This design comes from an exercise in tuning for small area on the open sky130 flow, not from production work. Only the layout flow was run in this run; the RTL was not checked for function there.

==> design.v <==
`timescale 1ms / 1us
module bin2bcd(clk, rst, bin, bcd_out);
input clk, rst;
input [7:0] bin;
reg [11:0] bcd;
output reg [11:0] bcd_out;
reg [2:0] i;
always @(negedge rst or posedge clk) begin
    if(!rst) begin
        bcd <= {4'd0, 4'd0, 4'd0};
        i <= 0;
    end
    else begin
        if(i == 0) begin
            bcd[11:1] <= 11'b0000_0000_000;
            bcd[0] <= bin[7];
        end
        else begin
            bcd[11:9] <= (bcd[11:8] >= 3'd5) ? bcd[11:8] + 2'd3 : bcd[11:8];
            bcd[8:5] <= (bcd[7:4] >= 3'd5) ? bcd[7:4] + 2'd3 : bcd[7:4];
            bcd[4:1] <= (bcd[3:0] >= 3'd5) ? bcd[3:0] + 2'd3 : bcd[3:0];
            bcd[0] <= bin[7-i];
        end
        i <= i + 1;
    end
end
always @(negedge rst or posedge clk) begin
    if(!rst) bcd_out <= {4'd0, 4'd0, 4'd0};
    else if(i == 0) bcd_out <= bcd;
end
endmodule
module traffic_signal_text(rst, clk, LCD_RS, LCD_RW, LCD_DATA, hour, minute, second, situation);  
input rst, clk;
input [5:0] second;
input [5:0] minute;
input [4:0] hour;
input [3:0] situation;
output LCD_RS, LCD_RW;
output reg [7:0] LCD_DATA;
reg LCD_RS, LCD_RW;
reg [5:0] second_reg;
reg [2:0] state;
wire [11:0] hour_bcd;
wire [11:0] minute_bcd;
wire [11:0] second_bcd;
parameter DELAY        = 3'b000,
          FUNCTION_SET = 3'b001,
          ENTRY_MODE   = 3'b010,
          DISP_ONOFF   = 3'b011,
          LINE1        = 3'b100,
          LINE2        = 3'b101,
          DELAY_T      = 3'b110,
          CLEAR_DISP   = 3'b111;
integer cnt;
bin2bcd n1(clk, rst, {3'b000, hour}, hour_bcd);
bin2bcd n2(clk, rst, {2'b00, minute}, minute_bcd);
bin2bcd n3(clk, rst, {2'b00, second}, second_bcd);
always @(posedge clk or negedge rst)
begin
    if(!rst)
        second_reg <= 0;
    else begin
        second_reg <= second;
    end
end
always @(posedge clk or negedge rst)
begin
    if(!rst)
        state <= DELAY;
    else
    begin
        case(state)
            DELAY : begin
                if(cnt == 10) state <= FUNCTION_SET;
            end
            FUNCTION_SET : begin
                if(cnt == 5) state <= DISP_ONOFF;
            end
            DISP_ONOFF : begin
                if(cnt == 5) state <= ENTRY_MODE;
            end
            ENTRY_MODE : begin
                if(cnt == 5) state <= LINE1;
            end
            LINE1 : begin
                if(cnt == 20) state <= LINE2;
            end
            LINE2 : begin
                if(cnt == 20) state <= DELAY_T;
            end
            DELAY_T : begin
                if(second_reg != second) state <= CLEAR_DISP;
            end
            CLEAR_DISP : begin
                if(cnt == 5) state <= LINE1;
            end
            default : state <=  DELAY;
        endcase
    end
end
always @(posedge clk or negedge rst)
begin
    if(!rst)
        cnt <= 0;
    else begin
        case(state)
            DELAY :
                if(cnt >= 10) cnt <= 0;
                else cnt <= cnt + 1;
            FUNCTION_SET :
                if(cnt >= 5) cnt <= 0;
                else cnt <= cnt + 1;
            DISP_ONOFF :
                if(cnt >= 5) cnt <= 0;
                else cnt <= cnt + 1;
            ENTRY_MODE :
                if(cnt >= 5) cnt <= 0;
                else cnt <= cnt + 1;
            LINE1 :
                if(cnt >= 20) cnt <= 0;
                else cnt <= cnt + 1;
            LINE2 : 
                if(cnt >= 20) cnt <= 0;
                else cnt <= cnt + 1;
            DELAY_T :
                if(second_reg != second) cnt <= 0;
            CLEAR_DISP :
                if(cnt >= 5) cnt <= 0;
                else cnt <= cnt + 1;
        endcase
    end
end        
always @(posedge clk or negedge rst)
begin
    if(!rst)
        {LCD_RS, LCD_RW, LCD_DATA} <= 10'b1_1_00000000;
    else begin
        case(state)
            FUNCTION_SET :
                {LCD_RS, LCD_RW, LCD_DATA} <= 10'b0_0_0011_1000;
            DISP_ONOFF :
                {LCD_RS, LCD_RW, LCD_DATA} <= 10'b0_0_0000_1100;
            ENTRY_MODE :
                {LCD_RS, LCD_RW, LCD_DATA} <= 10'b0_0_0000_0110;
            LINE1 :
                begin
                    case(cnt)
                        00 : {LCD_RS, LCD_RW, LCD_DATA} <= 10'b0_0_1000_0000;
                        01 : {LCD_RS, LCD_RW, LCD_DATA} <= 10'b1_0_0101_0100;  
                        02 : {LCD_RS, LCD_RW, LCD_DATA} <= 10'b1_0_0110_1001;  
                        03 : {LCD_RS, LCD_RW, LCD_DATA} <= 10'b1_0_0110_1101;  
                        04 : {LCD_RS, LCD_RW, LCD_DATA} <= 10'b1_0_0110_0101;  
                        05 : {LCD_RS, LCD_RW, LCD_DATA} <= 10'b1_0_0011_1100;  
                        06 : {LCD_RS, LCD_RW, LCD_DATA} <= 10'b1_0_0010_0000; 
                        07 : {LCD_RS, LCD_RW, LCD_DATA} <= {1'b1, 1'b0, 4'b0011, hour_bcd [7:4]};  
                        08 : {LCD_RS, LCD_RW, LCD_DATA} <= {1'b1, 1'b0, 4'b0011, hour_bcd [3:0]};  
                        09 : {LCD_RS, LCD_RW, LCD_DATA} <= 10'b1_0_0011_1100;  
                        10 : {LCD_RS, LCD_RW, LCD_DATA} <= {1'b1, 1'b0, 4'b0011, minute_bcd [7:4]};  
                        11 : {LCD_RS, LCD_RW, LCD_DATA} <= {1'b1, 1'b0, 4'b0011, minute_bcd [3:0]};  
                        12 : {LCD_RS, LCD_RW, LCD_DATA} <= 10'b1_0_0011_1100;  
                        13 : {LCD_RS, LCD_RW, LCD_DATA} <= {1'b1, 1'b0, 4'b0011, second_bcd [7:4]};  
                        14 : {LCD_RS, LCD_RW, LCD_DATA} <= {1'b1, 1'b0, 4'b0011, second_bcd [3:0]};  
                        default : {LCD_RS, LCD_RW, LCD_DATA} <= 10'b1_0_0010_0000;
                endcase
            end    
            LINE2 :
                begin
                if(hour >= 8 && hour < 23) begin
                    case(cnt)
                        00 : {LCD_RS, LCD_RW, LCD_DATA} <= 10'b0_0_1100_0000;
                        01 : {LCD_RS, LCD_RW, LCD_DATA} <= 10'b0_0_0101_0011;  
                        02 : {LCD_RS, LCD_RW, LCD_DATA} <= 10'b1_0_0111_0100;  
                        03 : {LCD_RS, LCD_RW, LCD_DATA} <= 10'b1_0_0110_0001;  
                        04 : {LCD_RS, LCD_RW, LCD_DATA} <= 10'b1_0_0111_0100;  
                        05 : {LCD_RS, LCD_RW, LCD_DATA} <= 10'b1_0_0110_0101;  
                        06 : {LCD_RS, LCD_RW, LCD_DATA} <= 10'b1_0_0011_1100;  
                        07 : {LCD_RS, LCD_RW, LCD_DATA} <= 10'b1_0_0010_0000; 
                        08 : {LCD_RS, LCD_RW, LCD_DATA} <= {1'b1, 1'b0, 4'b0100, situation [3:0]};  
                        09 : {LCD_RS, LCD_RW, LCD_DATA} <= 10'b1_0_0010_0000; 
                        10 : {LCD_RS, LCD_RW, LCD_DATA} <= 10'b1_0_0100_0100;  
                        11 : {LCD_RS, LCD_RW, LCD_DATA} <= 10'b1_0_0100_0001;  
                        12 : {LCD_RS, LCD_RW, LCD_DATA} <= 10'b1_0_0101_1001;  
                        default : {LCD_RS, LCD_RW, LCD_DATA} <= 10'b1_0_0010_0000; 
                    endcase
                end
                else begin
                    case(cnt)
                        00 : {LCD_RS, LCD_RW, LCD_DATA} <= 10'b0_0_1100_0000;
                        01 : {LCD_RS, LCD_RW, LCD_DATA} <= 10'b0_0_0101_0011;  
                        02 : {LCD_RS, LCD_RW, LCD_DATA} <= 10'b1_0_0111_0100;  
                        03 : {LCD_RS, LCD_RW, LCD_DATA} <= 10'b1_0_0110_0001;  
                        04 : {LCD_RS, LCD_RW, LCD_DATA} <= 10'b1_0_0111_0100;  
                        05 : {LCD_RS, LCD_RW, LCD_DATA} <= 10'b1_0_0110_0101;  
                        06 : {LCD_RS, LCD_RW, LCD_DATA} <= 10'b1_0_0011_1100;  
                        07 : {LCD_RS, LCD_RW, LCD_DATA} <= 10'b1_0_0010_0000; 
                        08 : {LCD_RS, LCD_RW, LCD_DATA} <= {1'b1, 1'b0, 4'b0100, situation [3:0]};  
                        09 : {LCD_RS, LCD_RW, LCD_DATA} <= 10'b1_0_0010_0000; 
                        10 : {LCD_RS, LCD_RW, LCD_DATA} <= 10'b1_0_0100_1110;  
                        11 : {LCD_RS, LCD_RW, LCD_DATA} <= 10'b1_0_0100_1001;  
                        12 : {LCD_RS, LCD_RW, LCD_DATA} <= 10'b1_0_0100_0111;  
                        13 : {LCD_RS, LCD_RW, LCD_DATA} <= 10'b1_0_0100_1000;  
                        14 : {LCD_RS, LCD_RW, LCD_DATA} <= 10'b1_0_0101_0100;  
                        default : {LCD_RS, LCD_RW, LCD_DATA} <= 10'b1_0_0010_0000; 
                    endcase
                end
            end
            DELAY_T :
                {LCD_RS, LCD_RW, LCD_DATA} <= 10'b0_0_0000_0010;
            CLEAR_DISP :
                {LCD_RS, LCD_RW, LCD_DATA} <= 10'b0_0_0000_0001;
            default :
                {LCD_RS, LCD_RW, LCD_DATA} <= 10'b1_1_0000_0000;
        endcase
    end
end
endmodule
`timescale 1ns / 1ps
module oneshot_first(clock, reset, button, button_trig);
parameter WIDTH = 1;
input clock, reset;
input [WIDTH-1:0] button;
reg [WIDTH-1:0] button_reg;
output reg [WIDTH-1:0] button_trig;
always @(negedge reset or posedge clock) begin
    if(!reset) begin
        button_reg <= {WIDTH{1'b0}};
        button_trig <= {WIDTH{1'b0}};
    end
    else begin
        button_reg <= button;
        button_trig <= button & ~button_reg;
    end
end
endmodule  
module traffic_signal_control(clock, reset, emergent_control, vehicle_signal, pedestrian_signal, LCD_RS, LCD_RW, LCD_DATA);
input clock, reset;
input emergent_control;
wire emergent_control_trigger;
output LCD_RS, LCD_RW;
output[7:0] LCD_DATA;
output reg [15:0] vehicle_signal;
output reg [7:0] pedestrian_signal;
integer cnt;  
reg [3:0] state;  
reg [3:0] memory;  
reg [5:0] second;  
reg [5:0] minute;  
reg [4:0] hour;  
parameter A     = 4'b0000,
          B     = 4'b0001,
          C     = 4'b0010,
          D     = 4'b0011,
          E     = 4'b0100,
          F     = 4'b0101,
          G     = 4'b0110,
          H     = 4'b0111,
          A1    = 4'b1000,
          A2    = 4'b1001,
          B1    = 4'b1010,
          C1    = 4'b1011,
          E1    = 4'b1100,
          E2    = 4'b1101,
          F1    = 4'b1110,
          G1    = 4'b1111;
oneshot_first #(.WIDTH(1)) O1(clock, reset, emergent_control, emergent_control_trigger);  
traffic_signal_text u(reset, clock, LCD_RS, LCD_RW, LCD_DATA, hour, minute, second, state);
always @(negedge reset or posedge clock)
begin
    if(!reset) begin
        hour <= 8;
        minute <= 0;
        second <= 0;
    end
    else begin
        if(cnt % 100 == 0 && cnt != 0) begin
            second <= second + 1;
            if(second % 60 == 0 && second != 0) begin
                second <= 0;
                minute <= minute + 1;
                if(minute % 60 == 0 && minute != 0) begin
                    minute <= 0;
                    hour <= hour + 1;
                    if(hour >= 24)
                        hour <= 0;
                end
            end     
        end            
    end    
end
always @(negedge reset or posedge clock)
begin
if(!reset) begin
    state <= A;
    memory <= 0;
    cnt <= 0;
end
else
begin
    if(hour >= 8 && hour < 23) begin
        case(memory)
            4'b0000 : begin
                state <= A;
                if(cnt >= 5000) begin  
                    memory <= 4'b0001;
                    cnt <= 0;
                end
                else
                    cnt <= cnt + 1;
            end
            4'b0001 : begin
                state <= A1;
                if(cnt >= 500) begin  
                    memory <= 4'b0010;
                    cnt <= 0;
                end
                else
                    cnt <= cnt + 1;
            end      
            4'b0010 : begin
                state <= D;
                if(cnt >= 5000) begin  
                    memory <= 4'b0011;
                    cnt <= 0;
                end
                else
                    cnt <= cnt + 1;
            end            
            4'b0011 : begin
                state <= A1;
                if(cnt >= 500) begin
                    memory <= 4'b0100;
                    cnt <= 0;
                end
                else
                    cnt <= cnt + 1;
            end             
            4'b0100 : begin
                state <= F;
                if(cnt >= 5000) begin
                    memory <= 4'b0101;
                    cnt <= 0;
                end
                else
                    cnt <= cnt + 1;
            end           
            4'b0101 : begin
                state <= F1;
                if(cnt >= 500) begin
                    memory <= 4'b0110;
                    cnt <= 0;
                end
                else
                    cnt <= cnt + 1;
            end                 
            4'b0110 : begin
                state <= E;
                if(cnt >= 5000) begin
                    memory <= 4'b0111;
                    cnt <= 0;
                end
                else
                    cnt <= cnt + 1;
            end
            4'b0111 : begin
                state <= E1;
                if(cnt >= 500) begin
                    memory <= 4'b1000;
                    cnt <= 0;
                end
                else
                    cnt <= cnt + 1;
            end
            4'b1000 : begin
                state <= G;
                if(cnt >= 5000) begin
                    memory <= 4'b1001;
                    cnt <= 0;
                end
                else
                    cnt <= cnt + 1;
            end
            4'b1001 : begin
                state <= G1;
                if(cnt >= 500) begin
                    memory <= 4'b1010;
                    cnt <= 0;
                end
                else
                    cnt <= cnt + 1;
            end
            4'b1010 : begin
                state <= E;
                if(cnt >= 5000) begin
                    memory <= 4'b1011;
                    cnt <= 0;
                end
                else
                    cnt <= cnt + 1;
            end
            4'b1011 : begin
                state <= E2;
                if(cnt >= 500) begin
                    memory <= 4'b0000;
                    cnt <= 0;
                end
                else
                    cnt <= cnt + 1;
            end
        endcase
    end     
    else begin        
        case(memory)
            4'b0000 : begin
                state <= B;
                if(cnt >= 10000) begin  
                    memory <= 4'b0001;
                    cnt <= 0;
                end
                else
                    cnt <= cnt + 1;
            end
            4'b0001 : begin
                state <= B1;
                if(cnt >= 1000) begin  
                    memory <= 4'b0010;
                    cnt <= 0;
                end
                else
                    cnt <= cnt + 1;
            end      
            4'b0010 : begin
                state <= A;
                if(cnt >= 10000) begin  
                    memory <= 4'b0011;
                    cnt <= 0;
                end
                else
                    cnt <= cnt + 1;
            end            
            4'b0011 : begin
                state <= A2;
                if(cnt >= 1000) begin
                    memory <= 4'b0100;
                    cnt <= 0;
                end
                else
                    cnt <= cnt + 1;
            end             
            4'b0100 : begin
                state <= C;
                if(cnt >= 10000) begin
                    memory <= 4'b0101;
                    cnt <= 0;
                end
                else
                    cnt <= cnt + 1;
            end           
            4'b0101 : begin
                state <= C1;
                if(cnt >= 1000) begin
                    memory <= 4'b0110;
                    cnt <= 0;
                end
                else
                    cnt <= cnt + 1;
            end                 
            4'b0110 : begin
                state <= A;
                if(cnt >= 10000) begin
                    memory <= 4'b0111;
                    cnt <= 0;
                end
                else
                    cnt <= cnt + 1;
            end
            4'b0111 : begin
                state <= A1;
                if(cnt >= 1000) begin
                    memory <= 4'b1000;
                    cnt <= 0;
                end
                else
                    cnt <= cnt + 1;
            end
            4'b1000 : begin
                state <= E;
                if(cnt >= 10000) begin
                    memory <= 4'b1001;
                    cnt <= 0;
                end
                else
                    cnt <= cnt + 1;
            end
            4'b1001 : begin
                state <= E2;
                if(cnt >= 1000) begin
                    memory <= 4'b1010;
                    cnt <= 0;
                end
                else
                    cnt <= cnt + 1;
            end
            4'b1010 : begin
                state <= H;
                if(cnt >= 10000) begin
                    memory <= 4'b1011;
                    cnt <= 0;
                end
                else
                    cnt <= cnt + 1;
            end
            4'b1011 : begin
                state <= E2;
                if(cnt >= 1000) begin
                    memory <= 4'b0000;
                    cnt <= 0;
                end
                else
                    cnt <= cnt + 1;
            end
        endcase
    end
end
end  
always @(posedge clock or negedge reset)
begin
    if(!reset)
        {pedestrian_signal, vehicle_signal} = 24'b01011010_1000_1000_0100_0100;
    else begin
        case(state)  
            A : begin
                if(cnt < 2500)         
                {pedestrian_signal, vehicle_signal} = 24'b01011010_1000_1000_0100_0100;  
                else if(cnt % 500 == 0) begin
                pedestrian_signal[3] = ~pedestrian_signal[3];
                pedestrian_signal[1] = ~pedestrian_signal[1];
                end
            end
            A1 : 
                {pedestrian_signal, vehicle_signal} = 24'b01010101_0010_0010_0100_0100;  
            A2 :
                {pedestrian_signal, vehicle_signal} = 24'b01011001_1000_0010_0100_0100;  
            B : begin
                if(cnt < 2500)
                {pedestrian_signal, vehicle_signal} = 24'b01010110_0100_1001_0100_0100;  
                else if(cnt % 500 == 0)
                pedestrian_signal[1] = ~pedestrian_signal[1];
            end
            B1 :
                {pedestrian_signal, vehicle_signal} = 24'b01010110_0100_0010_0100_0100;  
            C : begin
                if(cnt < 2500)
                {pedestrian_signal, vehicle_signal} = 24'b01011001_1001_0100_0100_0100;  
                else if(cnt % 500 == 0)
                pedestrian_signal[3] = ~pedestrian_signal[3];
            end   
            C1 :
                {pedestrian_signal, vehicle_signal} = 24'b01011001_1010_0100_0100_0100;  
            D : 
                {pedestrian_signal, vehicle_signal} = 24'b01010101_0001_0001_0100_0100;  
            E : begin
                if(cnt < 2500)
                {pedestrian_signal, vehicle_signal} = 24'b10100101_0100_0100_1000_1000;  
                else if(cnt % 500 == 0) begin
                pedestrian_signal[5] = ~pedestrian_signal[5];
                pedestrian_signal[7] = ~pedestrian_signal[7];
                end
            end  
            E1 : 
                {pedestrian_signal, vehicle_signal} = 24'b10010101_0100_0100_0010_1000;  
            E2 : 
                {pedestrian_signal, vehicle_signal} = 24'b01010101_0100_0100_0010_0010;  
            F : begin
                if(cnt < 2500)
                {pedestrian_signal, vehicle_signal} = 24'b01100101_0100_0100_1001_0100;  
                else if(cnt % 500 == 0)
                pedestrian_signal[5] = ~pedestrian_signal[5];
            end
            F1 :
                {pedestrian_signal, vehicle_signal} = 24'b01100101_0100_0100_1010_0100;  
            G : begin
                if(cnt < 2500)
                {pedestrian_signal, vehicle_signal} = 24'b10010101_0100_0100_0100_1001;  
                else if(cnt % 500 == 0)
                pedestrian_signal[7] = ~pedestrian_signal[7];
            end
            G1 : 
                {pedestrian_signal, vehicle_signal} = 24'b10010101_0100_0100_0100_1010;  
            H : 
                {pedestrian_signal, vehicle_signal} = 24'b01010101_0100_0100_0001_0001;  
            default : {pedestrian_signal, vehicle_signal} = 24'b01011010_1000_1000_0100_0100;
        endcase
    end                
end            
endmodule
==> run.sh <==
#!/bin/bash
# synth_recipe.tcl (not shown) runs the flow's synth.tcl, then flattens the netlist and writes it again
# the make line also repeats each setting of config.mk as NAME=value (left out here)
make -C /OpenROAD-flow-scripts/flow DESIGN_CONFIG=/design/flow/config.mk WORK_HOME=/design/flow/orfs CLKGATE_MAP_FILE= SYNTH_SCRIPT=/design/flow/synth_recipe.tcl finish
==> config.mk <==
export PLATFORM = sky130hd
export DESIGN_NAME = traffic_signal_control
export DESIGN_NICKNAME = traffic_signal_control
export VERILOG_FILES = /design/flow/design.v
export SDC_FILE = /design/flow/constraint.sdc
export NUM_CORES = 4
export LEC_CHECK = 0
export CAP_MARGIN = 20
export CORE_MARGIN = 2
export CORE_UTILIZATION = 40
export PLACE_DENSITY = 0.6
export SLEW_MARGIN = 20
==> constraint.sdc <==
create_clock -name core_clock -period 25.0 [get_ports {clock}]
set_input_delay 5.0000 -clock core_clock [delete_from_list [all_inputs] [get_ports {clock}]]
set_output_delay 5.0000 -clock core_clock [all_outputs]
set_load 0.01 [all_outputs]
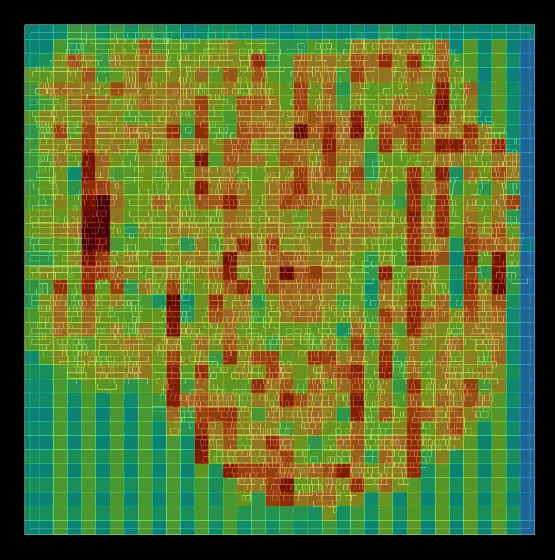
congestion_map.png
GR Util All Layers: 20.92%
M2 GR Usage: 36.08%
GR Layer Usage met3: 1.832%
post-DR wirelength/cell: 17.50 microns

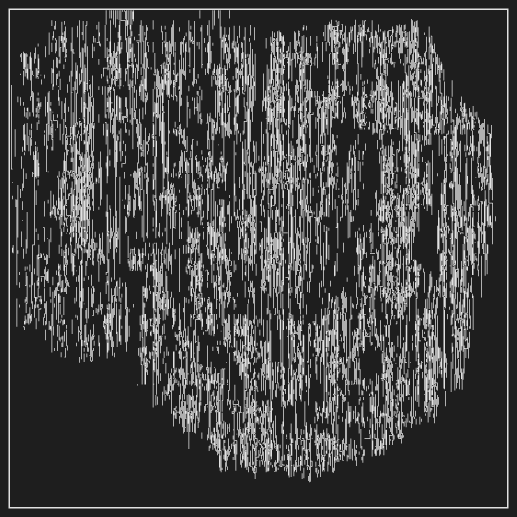
m2.png
Scale: 2 px per micron.
share of all routed wire: 48%
longest straight run: 55.8 microns
DRT Wirelength: 69280 microns
Vias: 25160

==> impl_metrics.tcl <==
set metrics [dict create \
    status "timing/DRC/antenna clean" \
    max-slew-margin-rel_pct 25.52 \
    grt_overflow 0 \
    grt_pass1_vias 23250 \
    ant_nets 0 \
    ys_warn_count 4 \
    synth-main-ff-cell "dfrtp_1" \
    drt_iter0_drc 2306 \
    stdcell_count 3958 \
    num_rows 89 \
    placed_cell_area_sq_mm 0.02510 \
    finalClockSkew_ps 15.68 \
    core-area_sq_mm 0.05902 \
    tritoncts "built" \
    muxShareOfSynthArea_pct 5.807 \
    clock_latency_ps 450 \
    synth-simple-area-share_pct 25.88 \
    fin_area_sq_mm 0.02604 \
    drive_gt1_share_pct 10.24 \
    grt_pass1_wl_microns 113700 \
    grt_antenna_before_repair 0 \
    cp-start-kind "register" \
    cpMaxStageDelayCell "or4b_1" \
    finalCritPeriodShare_pct 94.06 \
    path_common_cell "or4_4" \
    tightest_slew_ps 1109 \
    hold_path_depth 2 \
    die-area_sq_mm 0.06176 \
    crit_arrival_ps 23880 \
    synthXorXnorAreaFrac_pct 8.360 \
    synthTopCellsByCount "nand2_1 (321), nor2_1 (316), a21oi_1 (224)" \
    yosysMostFrequentCell "nand2_1" \
    rrSetupSlack_ps 1480 \
    dp_cells 3918 \
    cts.sinks 189 \
]
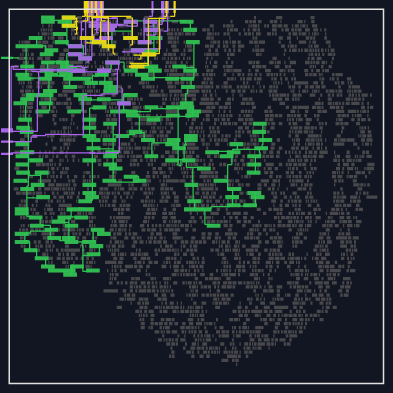
port_trees.png
Scale: 1.5 px per micron.
[pedestrian_signal] yellow | bits: 8 | direction: output | edge: top | end cells: 8 | wire: 331 microns
[reset] green | bits: 1 | direction: input | edge: left | end cells: 189 | wire: 1440 microns
[vehicle_signal] purple | bits: 16 | direction: output | edge: 12 top, 4 left | end cells: 16 | wire: 878 microns

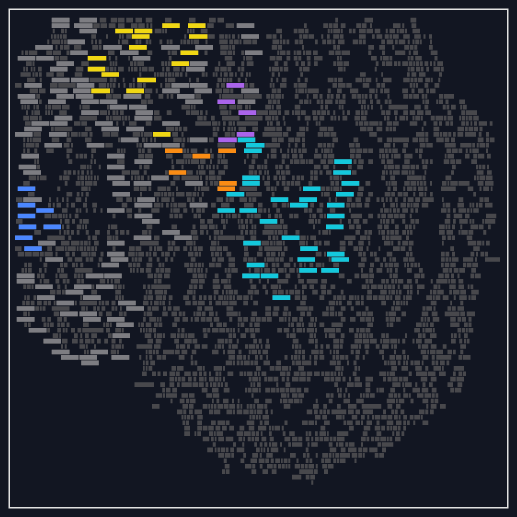
ff_map.png
Scale: 2 px per micron. Other sequential cells in the stronger gray, the rest of the logic in the fainter gray.
[minute] orange | flops: 6
[cnt] cyan | flops: 32 | where: center
[hour] purple | flops: 5 | where: top center
[u.LCD_DATA] blue | flops: 8 | where: middle left
[vehicle_signal] yellow | flops: 16 | where: upper left
not colored: 122
sequential cell area share: 18.22%
Final Util: 44.13%
FF/Latch Area: 0.004745 sq mm

## layer usage
metal	track usage, %	up-vias	wire [microns]
met5	0	-	0
met3	1.832	113	2758
met2	36.08	713	33480
met1	28.17	12160	31880
li1	-	12170	-
met4	5.013	0	1165
## worst max-delay path: cells and delay by family, from the launching register on
family | cells | cell delay, ps
muxes | 6 | 2140
xor gates and xnor gates | 5 | 1180
adders and majority gates | 1 | 360
AOI/OAI and AO/OA | 32 | 11160
DFF | 1 | 480
buffers and inverters | 2 | 310
and+or+nand+nor | 22 | 7760
## final cells by class
| type | count | share of cell area, % |
|---|---|---|
| clock buffers | 19 | 1.701 |
| inverters | 86 | 1.240 |
| well taps | 773 | 3.714 |
| repair buffers | 110 | 3.526 |
| clock inverters | 13 | 0.7399 |
| flip-flops and latches | 189 | 18.22 |
| multi-input cells | 2768 | 70.86 |
## timing repair
item,in CTS,in global routing
gates resized for setup,0,43
buffers inserted,0,8
setup endpoints to repair,0,21

[afterwards: timing with drivers on the ports]
Ports are ideal in the flow. The routed layout listed here was re-timed in OpenROAD.
Step 1 sets driving cells, clkbuf_16 on the clock port and buf_2 on the other inputs (assumed; they add their load-dependent delay and slew).
Step 2 adds t to the input delays and takes it off the output delays; t is the mean of the earliest and latest rising clock arrival at the registers after step 1. Input paths then give back, and output paths get back, about the clock's delay inside the block.
Slacks: ideal / step 1 / step 2; pairs: ideal / step 1.
shift t [ns]: 0.494
setup WS [ns]: 1.485 / 1.485 / 1.485
worst setup path after step 2: register to register
After both steps setup and hold are still met in this run. For this run, drivers alone change the setup slack by 0.000 ns; drivers and shift together by 0.000 ns.
